Context: an optimization exercise on an open-source flow, tuned for small area and a short achievable clock period. The choices shown serve that exercise and are no tape-out recipe. Function was checked by simulation only, so behaviour that the tests miss may differ from the original. The series may have gaps, and a smaller design here may also do less where the tests do not look.

`flow/design.v`:
```
`timescale 1ns / 1ps
module mul32k_top(
    input clk,
    input [31:0] a,
    input [31:0] b,
    output reg [63:0] p
);
    reg [31:0] a_r, b_r;
    wire [63:0] prod;
    array_multiplier_csa_32bit mul(.a(a_r), .b(b_r), .p(prod));
    always @(posedge clk) begin
        a_r <= a;
        b_r <= b;
        p <= prod;
    end
endmodule

`timescale 1ns / 1ps
module array_multiplier_csa_32bit (
    input  [31:0] a, b,
    output [63:0] p
);
    reg [31:0] partial_products [31:0];  
    reg [63:0] sum [31:0];               
    reg [63:0] carry [31:0];             
    integer i, j;
    always @(*) begin
        for (i = 0; i < 32; i = i + 1) begin
            for (j = 0; j < 32; j = j + 1) begin
                partial_products[i][j] = a[j] & b[i];
            end
        end
    end
    always @(*) begin
        sum[0] = {32'b0, partial_products[0]};
        carry[0] = 64'b0;
        for (i = 1; i < 32; i = i + 1) begin
            {carry[i], sum[i]} = sum[i-1] + ({32'b0, partial_products[i]} << i) + carry[i-1];
        end
    end
    assign p = sum[31] + carry[31];
endmodule
```
`flow/run.sh`:
```
#!/bin/bash
# synth_recipe.tcl (not shown) runs the flow's synth.tcl, then flattens the netlist and writes it again
# the make line also repeats each setting of config.mk as NAME=value (left out here)
make -C /OpenROAD-flow-scripts/flow DESIGN_CONFIG=/design/flow/config.mk WORK_HOME=/design/flow/orfs CLKGATE_MAP_FILE= SYNTH_SCRIPT=/design/flow/synth_recipe.tcl finish
```
`flow/config.mk`:
```
export PLATFORM = sky130hd
export DESIGN_NAME = mul32k_top
export DESIGN_NICKNAME = mul32k_top
export VERILOG_FILES = /design/flow/design.v
export SDC_FILE = /design/flow/constraint.sdc
export NUM_CORES = 4
export LEC_CHECK = 0
export CAP_MARGIN = 20
export CORE_MARGIN = 2
export CORE_UTILIZATION = 40
export SLEW_MARGIN = 20
```
`flow/constraint.sdc`:
```
create_clock -name core_clock -period 45.0 [get_ports {clk}]
set_input_delay 9.0000 -clock core_clock [delete_from_list [all_inputs] [get_ports {clk}]]
set_output_delay 9.0000 -clock core_clock [all_outputs]
set_load 0.01 [all_outputs]
```
Figure 1. Port wiring (run 1).
The bar under the picture is 100 um long.
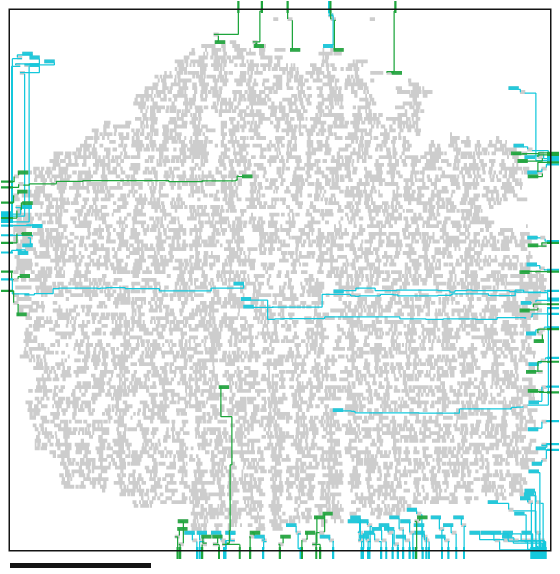
- green: b (direction input; end cells 32; buffers 32; wire 960 um)
- cyan: p (direction output; end cells 64; buffers 64; wire 2,740 um)

Figure 2. Cell sizes after repair (run 1).
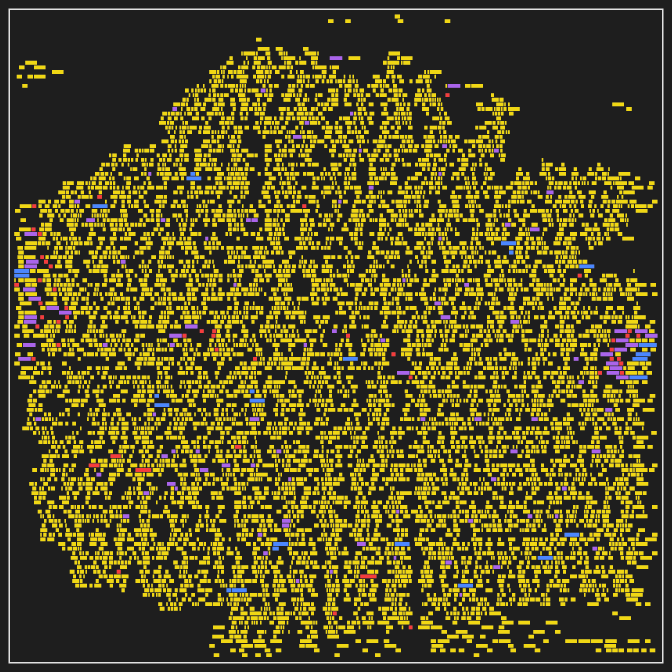
- blue: _6 and larger (cells 25; share 0.32%; most used clkbuf_16)
- red: _3 and _4 cells (cells 48; share 0.61%; most used buf_4)
- yellow: _0 and _1 cells (cells 7,727; share 98%; most used ha_1)
- purple: _2 cells (cells 103; share 1.3%; most used dfxtp_2)

Figure 3. Met4 routing (run 1).
The bar under the picture is 100 um long.
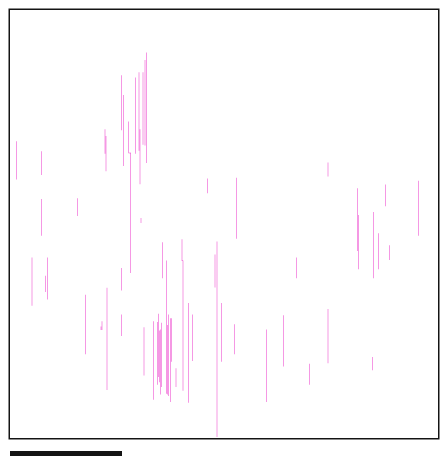
- share of all routed wire: 1.8%
- wire length on this layer: 3,040 um

==> results by group, run 1 <==
Clock tree
  • Clock tree from TritonCTS: built
  • Number of hold buffers added after cts: 0
  • Clock latency of the later-clocked register in the worst-skew pair: 0.56 ns
  • Buffer levels on the longest clock path: 2
  • Deepest level of the CTS H-tree: 4
  • Quantity of gates resized following cts: 0
  • Setup repair bufs after CTS: 0
  • Clock Sinks: 128
  • Clock root buffer: sky130_fd_sc_hd__clkbuf_16
  • Register clock-pin slew on the reported worst setup and hold paths: 0.07 ns

Die
  • Count of standard-cell rows: 139
  • DIE HEIGHT: 383 um
  • Starting utilization of the core area: 0.402
  • Core ar.: ~140,000 um^2
  • I/O pin count: 129

Global routing
  • GRT Resource Usage Total: 0.218
  • Final global-route overflow total: 0
  • Maximum number of pins on one net before global-route repair: 33
  • Antenna violations before repair: 19
  • Number of global-route vias before repair: 52,000

Final layout
  • Non-filler cells in the finished layout: 9,813
  • Filler instances: about 15,000
  • Most common cell after layout, fill and taps aside: sky130_fd_sc_hd__ha_1
  • Highest-count cells in the layout ignoring fill and taps: sky130_fd_sc_hd__ha_1 (1,109), sky130_fd_sc_hd__and2_1 (1,043), sky130_fd_sc_hd__a21oi_1 (820)
  • Area overhead of the layout relative to synthesis: 6.43%
  • Fraction of final layout cells with drive strength greater than 1: 0.0223
  • Final-stage net count: 9,095

Route
  • Initial DRC count: between 3,000 and 4,000
  • Antenna-violating nets left: 0
  • Number of vias per cell: 5.66
  • Max Used Layer: met4
  • Wirelength per Cell: around 17 um
  • Residual DRC count: 0
  • Detail Route met3 WL: slightly above 6000 um
  • Detailed-route wire length on metal 1: 78,800 um
  • Total detailed-routing wirelength: between 150,000 and 200,000 um
  • Routed length on met2: ~77,000 um

Critical path
  • Cell type of the slowest stage on the worst timing path: sky130_fd_sc_hd__dfxtp_1
  • Element type at the critical path end: register
  • Category of the most critical setup path: register to register
  • Largest stage delay, worst path: 0.89 ns
  • CP required: 45.49 ns
  • Worst path buffer plus inverter count: 1
  • Data arrival at the endpoint of the critical path: a little over 40 ns
  • CP Max Fanout: 32
  • Most repeated library cell on the critical path: sky130_fd_sc_hd__ha_1
  • Critical Path Source Type: register
  • Kind of cell with the highest combined delay on the critical path: compound AO/OA/AOI/OAI gates

STA
  • Remaining max-slew budget at the tightest pin: 0.324
  • Clock skew: around 0.023 ns
  • Final Hold Viols: 0
  • Final worst-path cycle share: 0.892
  • Number of setup violations in the final report: 0
  • Setup TNS: 0 ns
  • Pin slew with the least headroom to its limit: between 1 and 1.5 ns
  • Peak Freq: 24.9 MHz
  • Clock period minus final worst setup slack: approximately 40 ns
  • Number of max-slew violations in the final report: 0
  • Unrepaired setup endpoints after global routing: false

Yosys
  • Most common cell in the netlist: sky130_fd_sc_hd__ha_1
  • YS warnings: 5
  • Synthesized instance count: 7,942
  • Mean Syn Cell Area: between 7 and 8 um^2
  • Simple logic cell fraction of the synthesized area: 0.253
  • Count of cell types in the netlist: 98
  • Post-synth top area cell: sky130_fd_sc_hd__ha_1
  • Top post-synthesis cells by count: sky130_fd_sc_hd__ha_1 (1,109), sky130_fd_sc_hd__and2_1 (1,043), sky130_fd_sc_hd__a21oi_1 (820)
  • Flip-flop and latch count after synthesis: approximately 130
  • Synthesized area: 57,500 um^2
  • Post-synthesis share of cell area spent on full adders, half adders and majority gates: 0.252
  • Dominant combinational cell family by area after synthesis: compound AO/OA/AOI/OAI gates
  • Post-synthesis sequential area ratio: 0.0445
  • Async set-reset flop share out of synthesis: 0
  • Top FF cell, synth: sky130_fd_sc_hd__dfxtp_1
  • Top cells by area in the synthesized netlist: sky130_fd_sc_hd__ha_1 (24%), sky130_fd_sc_hd__and2_1 (11%), sky130_fd_sc_hd__xnor2_1 (9.6%), sky130_fd_sc_hd__a21oi_1 (7.1%), sky130_fd_sc_hd__a21o_1 (6.3%)
  • Fraction of post-synthesis cell area in the top cell type by area: 0.241
  • Synthesized netlist net count: 9,147
  • Post-synth EDFFs: 0
  • Share of the synthesized netlist area taken by xor and xnor gates: 0.130
  • Mux cell area share after synthesis: 0.000870

Hold path
  • Class of the tightest hold or removal check: register to register

Placed design
  • Post-detailed-placement half-perimeter wirelength: between 100,000 and 150,000 um
  • Number of buffers inserted by port buffering: 128
  • Placer Congestion: 0.915
  • DP Cell Count: 9,774

Run status
  • Status: complete, no violations
-- run 1: metrics by stage --
stage          utilization  instance area (um^2)  hold WS, ns  worst slack [ns]
3_5_place_dp         0.424                 60600        0.813              5.39
3_3_place_gp         0.424                 60600        0.801              5.75
2_1_floorplan            -                 57500        0.487             11.08
4_1_cts              0.428                 61200        0.811              5.13
6_report             0.428                 61200        0.759              4.88
5_1_grt              0.428                 61200        0.813              1.36
-- run 1: sequential cells by signal (all words and copies together) (netlist names) --
name and flops:
p 64, a_r 32, b_r 32
-- run 1: cell type report --
class / instances / area, um^2 / area share
diodes: 7 / 17.5 / 0.000286
multi-input cells: 7230 / 52800 / 0.862
clock inverters: 13 / 150 / 0.00245
inverters: 345 / 1290 / 0.0211
repair buffers: 168 / 1580 / 0.0258
well taps: 1903 / 2380 / 0.0389
flip-flops and latches: 128 / 2600 / 0.0424
clock buffers: 19 / 433 / 0.00707
-- run 1: layer usage --
metal  vias up  global-route usage
li1      28300                   -
met1     26200               0.295
met2       977               0.375
met3       137              0.0156
met4         0              0.0509
met5         -                   0
-- run 1: final timing paths --
| kind | slack (ns) | cells past startpoint | to | startpoint |
|---|---|---|---|---|
| hold reg to reg | 0.76 | 2 | p[2] | a_r[0] |
| setup / recovery | 4.88 | 179 | p[62] | b_r[1] |
| hold / removal | 0.76 | 2 | p[2] | a_r[0] |
| setup reg to reg | 4.88 | 179 | p[62] | b_r[1] |
-- run 1: worst register-to-register path: cells and delay by family, from the launching register on --
| family | cells | cell delay (ns) |
|---|---|---|
| compound gates | 71 | 16.31 |
| xor+xnor | 27 | 4.12 |
| fa+ha+maj | 32 | 11.01 |
| buf+inv | 1 | 0.06 |
| simple gates | 48 | 7.69 |
| flops | 1 | 0.89 |
-- run 1: logic make-up (layout without fill, tap and decap cells) --
kind of cell,Yosys count,in the layout
AO/OA/AOI/OAI,2513,2513
XOR/XNOR,855,855
adder cells (fa/ha/maj),1140,1140
buffers and inverters,584,545
flip-flops,128,128
multiplexers,5,5
other,0,7
AND/OR/NAND/NOR,2717,2717
==> run 2: too many edits to list; what changed since run 1 <==
flow/design.v: 42 -> 3697 lines; modules unchanged: 1
  array_multiplier_csa_32bit: edited, 24 -> 3646 lines
  mul_fa: new, 4 lines
  mul_aoi222: new, 3 lines
  mul_aoi22: new, 3 lines
  mul_aoi21: new, 3 lines
  mul_oai21: new, 3 lines
  mul_nand2: new, 3 lines
  mul_nor2: new, 3 lines
  mul_or2: new, 3 lines
  mul_xor2: new, 3 lines
  mul_xnor2: new, 3 lines
  mul_inv: new, 3 lines
==> module mul_aoi222 as of run 2 <==
module mul_aoi222 (input a1, b1, a2, b2, c1, c2, output y);
  assign y = ~((a1 & b1) | (a2 & b2) | (c1 & c2));
endmodule
==> module mul_xor2 as of run 2 <==
module mul_xor2 (input a, b, output y);
  assign y = a ^ b;
endmodule
==> module mul_nor2 as of run 2 <==
module mul_nor2 (input a, b, output y);
  assign y = ~(a | b);
endmodule
==> module mul_nand2 as of run 2 <==
module mul_nand2 (input a, b, output y);
  assign y = ~(a & b);
endmodule
==> module mul_aoi22 as of run 2 <==
module mul_aoi22 (input a1, b1, c1, d1, output y);
  assign y = ~((a1 & b1) | (c1 & d1));
endmodule
==> module mul_inv as of run 2 <==
module mul_inv (input a, output y);
  assign y = ~a;
endmodule
==> module mul_or2 as of run 2 <==
module mul_or2 (input a, b, output y);
  assign y = a | b;
endmodule
==> module mul_xnor2 as of run 2 <==
module mul_xnor2 (input a, b, output y);
  assign y = ~(a ^ b);
endmodule
==> module mul_oai21 as of run 2 <==
module mul_oai21 (input a, b, c, output y);
  assign y = ~(a & (b | c));
endmodule
==> module mul_fa as of run 2 <==
module mul_fa (input x, y, z, output s, c);
  assign s = x ^ y ^ z;
  assign c = (x & y) | (x & z) | (y & z);
endmodule
==> module mul_aoi21 as of run 2 <==
module mul_aoi21 (input a, b, c, output y);
  assign y = ~(a | (b & c));
endmodule
==> flow/flow/run.sh (new file) <==
#!/bin/bash
# Layout flow: the standard ORFS flow (standard.sh, unchanged synthesis and
# steps), except that the port buffers buffer_ports inserts are plain
# sky130_fd_sc_hd__buf_1 cells instead of the delay cells it picks by default.
# make's own output goes to flow_make.log; each ORFS step keeps its full log
# under orfs/logs/.
set -euo pipefail
cd "$(dirname "$0")/.."
export BUFFER_PORTS_ARGS="-buffer_cell sky130_fd_sc_hd__buf_1"
bash standard.sh finish > flow_make.log 2>&1
==> flow/standard.sh (new file) <==
#!/bin/bash
# synth_recipe.tcl (not shown) runs the flow's synth.tcl, then flattens the netlist and writes it again
# the make line also repeats each setting of config.mk as NAME=value (left out here)
make -C /OpenROAD-flow-scripts/flow DESIGN_CONFIG=/design/flow/config.mk WORK_HOME=/design/flow/orfs CLKGATE_MAP_FILE= SYNTH_SCRIPT=/design/flow/synth_recipe.tcl "${@:-finish}"
--- a/flow/config.mk
+++ b/flow/config.mk
@@ -8,4 +8,5 @@
 export CAP_MARGIN = 20
 export CORE_MARGIN = 2
-export CORE_UTILIZATION = 40
+export CORE_UTILIZATION = 45
 export SLEW_MARGIN = 20
+export SYNTH_HIERARCHICAL = 1
removed: flow/run.sh
Figure 4. Signal routing as the flow saved it (run 2).
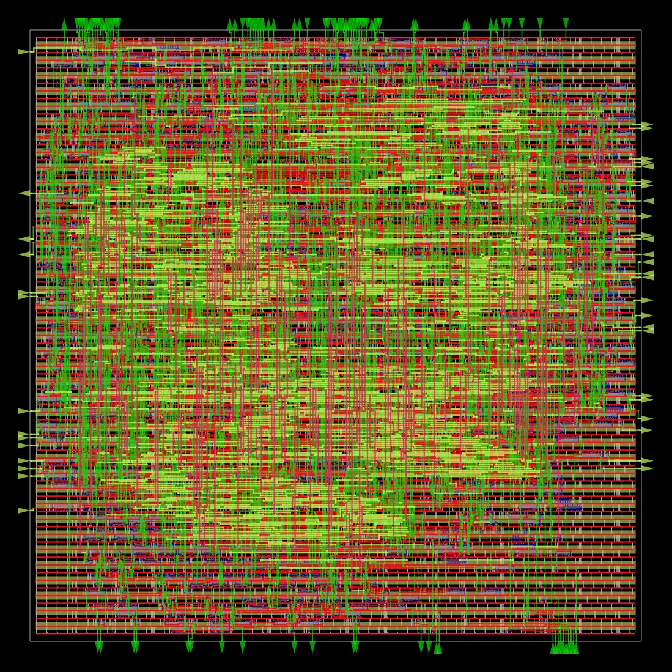
routed length on met2: 38,000 um
GRT Resource Usage Total: 0.376
Detail Route met3 WL: 13,700 um
Wirelength per Cell: 33.9 um
Max Used Layer: met4

==> results by group, run 2 <==
Route
  • Residual DRC count: 0
  • Total via count in the routed design: 20,500
  • Initial DRC count: about 6,500
  • Antenna-violating nets left: 0
  • Total detailed-routing wirelength: 87,600 um
  • DR pass1 iterations: 16
  • Number of vias per cell: 7.92

Global routing
  • Global-route wire length before repair: approximately 130,000 um
  • Maximum number of pins on one net before global-route repair: 38
  • Final global-route overflow total: 0
  • Number of global-route vias before repair: about 22,000
  • Antenna violations before repair: 1

STA
  • Setup TNS: 0 ns
  • Number of setup violations in the final report: 0
  • Remaining max-slew budget at the tightest pin: 0.244
  • Number of max-slew violations in the final report: 0
  • Minimum setup slack in the final design: 34.53 ns
  • Worst hold margin: 0.482 ns
  • Final Hold Viols: 0
  • Peak Freq: 95.5 MHz
  • Final worst-path cycle share: 0.233
  • Clock skew: roughly 0.021 ns
  • Clock period minus final worst setup slack: 10.47 ns
  • Pin slew with the least headroom to its limit: 1.13 ns
  • Unrepaired setup endpoints after global routing: false

Yosys
  • Mean Syn Cell Area: 11.7 um^2
  • Top cells by area in the synthesized netlist: sky130_fd_sc_hd__fa_1 (41%), sky130_fd_sc_hd__a222oi_1 (24%), sky130_fd_sc_hd__dfxtp_1 (12%), sky130_fd_sc_hd__xnor2_1 (6.9%), sky130_fd_sc_hd__o21ai_1 (2.8%)
  • Top post-synthesis cells by count: sky130_fd_sc_hd__a222oi_1 (496), sky130_fd_sc_hd__fa_1 (419), sky130_fd_sc_hd__xnor2_1 (161)
  • Post-synthesis share of cell area spent on full adders, half adders and majority gates: 0.409
  • Flip-flop and latch count after synthesis: 128
  • Count of cell types in the netlist: 14
  • Synthesized area: between 20,000 and 25,000 um^2
  • Async set-reset flop share out of synthesis: 0
  • Post-synthesis sequential area ratio: 0.125
  • YS warnings: 7
  • Compound-cell area share of the yosys netlist: 0.303
  • Fraction of post-synthesis cell area in the top cell type by area: 0.409
  • Post-synth top area cell: sky130_fd_sc_hd__fa_1
  • Share of the synthesized netlist area taken by xor and xnor gates: 0.0913
  • Synthesized instance count: 1,759
  • Post-synth EDFFs: 0
  • Simple logic cell fraction of the synthesized area: 0.0657
  • Most common cell in the netlist: sky130_fd_sc_hd__a222oi_1
  • Mux cell area share after synthesis: 0
  • Top FF cell, synth: sky130_fd_sc_hd__dfxtp_1
  • Dominant combinational cell family by area after synthesis: adder cells
  • Synthesized netlist net count: 2,243

Final layout
  • Finished layout cell area: around 23,000 um^2
  • Area overhead of the layout relative to synthesis: 11.8%
  • Flip-flop count of the largest register, all copies and words added: 64
  • Non-filler cells in the finished layout: 2,588
  • Highest-count cells in the layout ignoring fill and taps: sky130_fd_sc_hd__a222oi_1 (496), sky130_fd_sc_hd__fa_1 (419), sky130_fd_sc_hd__xnor2_1 (155)
  • Biggest regs: p: 64 flops, a_r: 32 flops, b_r: 32 flops
  • Final-stage net count: ~2,500
  • Register containing the most flip-flops in the final layout: p
  • Most common cell after layout, fill and taps aside: sky130_fd_sc_hd__a222oi_1
  • Fraction of final layout cells with drive strength greater than 1: 0.118
  • Post-layout utilization of the core: 0.508

Clock tree
  • Clock Sinks: roughly 130
  • Register clock-pin slew on the reported worst setup and hold paths: 0.06 ns
  • Quantity of gates resized following cts: 0
  • Clock latency of the later-clocked register in the worst-skew pair: ~0.51 ns
  • Setup repair bufs after CTS: 0
  • Number of hold buffers added after cts: 0
  • Clock tree from TritonCTS: built
  • Deepest level of the CTS H-tree: 4
  • Buffer levels on the longest clock path: 2
  • TritonCTS buffer count: 17
  • Clock root buffer: sky130_fd_sc_hd__clkbuf_16

Die
  • Core ar.: between 40,000 and 50,000 um^2
  • Starting utilization of the core area: 0.454
  • Total Die Area: 47,300 um^2
  • Count of standard-cell rows: 78
  • I/O pin count: approximately 130
  • DIE HEIGHT: 218 um
  • Width of the die: between 200 and 250 um

Run status
  • Status: complete, no violations

Placed design
  • Placer Congestion: 1.00
  • DP Cell Count: 2,554
  • Placement-stage worst setup slack: 34.42 ns
  • Post-detailed-placement half-perimeter wirelength: 56,500 um
  • Total cell area at the placement stage: roughly 22,000 um^2
  • Number of buffers inserted by port buffering: around 130

Critical path
  • Element type at the critical path end: register
  • CP Max Fanout: 36
  • Category of the most critical setup path: register to register
  • Worst setup path start: a_r[2]
  • Data arrival at the endpoint of the critical path: 10.89 ns
  • Critical Path Source Type: register
  • CP required: 45.42 ns
  • Reg-to-reg startpoint: a_r[2]
  • Largest stage delay, worst path: 0.72 ns
  • Cell type of the slowest stage on the worst timing path: sky130_fd_sc_hd__xor2_1

Hold path
  • Class of the tightest hold or removal check: register to register
  • Startpoint of the tightest hold check path: b_r[0]

Run
  • Max Cap Viol: 0
Figure 5. Met4 routing (run 2).
The bar under the picture is 50 um long.
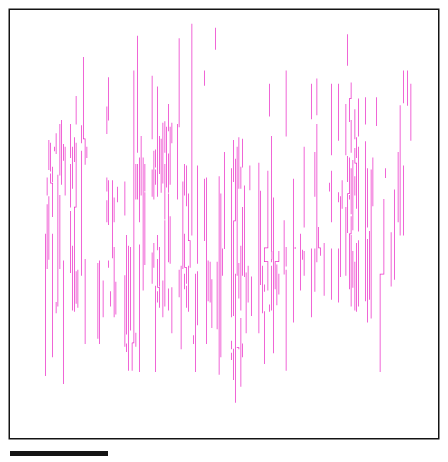
- share of all routed wire: 7.7%
- wire length on this layer: 6,750 um

## run 2: cell count changes after synthesis, moves of 238 or more
cell / previous run / this run
sky130_fd_sc_hd__ha_1: 1109 / 0
sky130_fd_sc_hd__and2_1: 1043 / 0
sky130_fd_sc_hd__a21oi_1: 820 / 0
sky130_fd_sc_hd__a222oi_1: 0 / 496
sky130_fd_sc_hd__a21o_1: 480 / 0
sky130_fd_sc_hd__xnor2_1: 629 / 161
sky130_fd_sc_hd__o21ai_0: 416 / 0
sky130_fd_sc_hd__nor2_1: 451 / 55
sky130_fd_sc_hd__fa_1: 31 / 419
sky130_fd_sc_hd__inv_1: 345 / 36
sky130_fd_sc_hd__nand2_1: 452 / 149
sky130_fd_sc_hd__clkbuf_1: 238 / 0
## run 2: area by class of cell
| cell class | count | area [um^2] |
|---|---|---|
| timing repair buffer | 195 | 983 |
| tap | 600 | 751 |
| multi-input combinational | 1595 | 17900 |
| clock buffer | 17 | 425 |
| clock inverter | 15 | 143 |
| inverter | 36 | 135 |
| antenna | 2 | 5.00 |
| fill | 4136 | 22200 |
| sequential | 128 | 2560 |
## run 2: worst paths after layout
| check | end | slack (ns) | depth (start not counted) |
|---|---|---|---|
| max | p[63] | 34.53 | 32 |
| min | p[0] | 0.48 | 2 |
| max reg2reg | p[63] | 34.53 | 32 |
| min reg2reg | p[0] | 0.48 | 2 |
## run 2: worst max-delay path, delay by kind of cell (launching register included)
family          cells  cell delay [ns]
compound gates     13             3.87
buf+inv             5             1.23
fa+ha+maj           6             3.18
xor+xnor            4             1.22
simple gates        4             0.53
flops               1             0.31
## run 2: routing by layer
layer / global-route usage / part of all wire
met5: 0 / 0
met4: 0.255 / 0.077
met3: 0.144 / 0.16
met2: 0.559 / 0.43
met1: 0.453 / 0.33
## run 2: cell families after synthesis
kind of cell,after synthesis
AOI/OAI and AO/OA,681
xor gates and xnor gates,214
adders and majority gates,419
buffers and inverters,36
DFF,128
and+or+nand+nor,281

[afterwards: timing with drivers on the ports]
How much do the figures lean on ideal ports? The routed layouts below were timed once more, with nothing changed but the port constraints. Step 1 assumes that a clkbuf_16 drives the clock port and a buf_2 every other input. Step 2 also shifts input and output timing later by t, the mid clock arrival at the registers, as if the neighbouring blocks saw the same clock. a / b / c = ideal / step 1 / step 2; a / b = the first two.
| run | shift t [ns] | slack for setup (ns) | worst setup path at the end | clock arrival spread, ns | worst slew at a driven data input, ns |
|---|---|---|---|---|---|
| run 1 | 0.603 | 4.881 / 4.881 / 4.881 | register to register | 0.023 / 0.023 | 0.05 |
| run 2 | 0.558 | 34.532 / 34.532 / 34.532 | register to register | 0.022 / 0.022 | 0.05 |
After both steps every run listed still meets setup and hold.
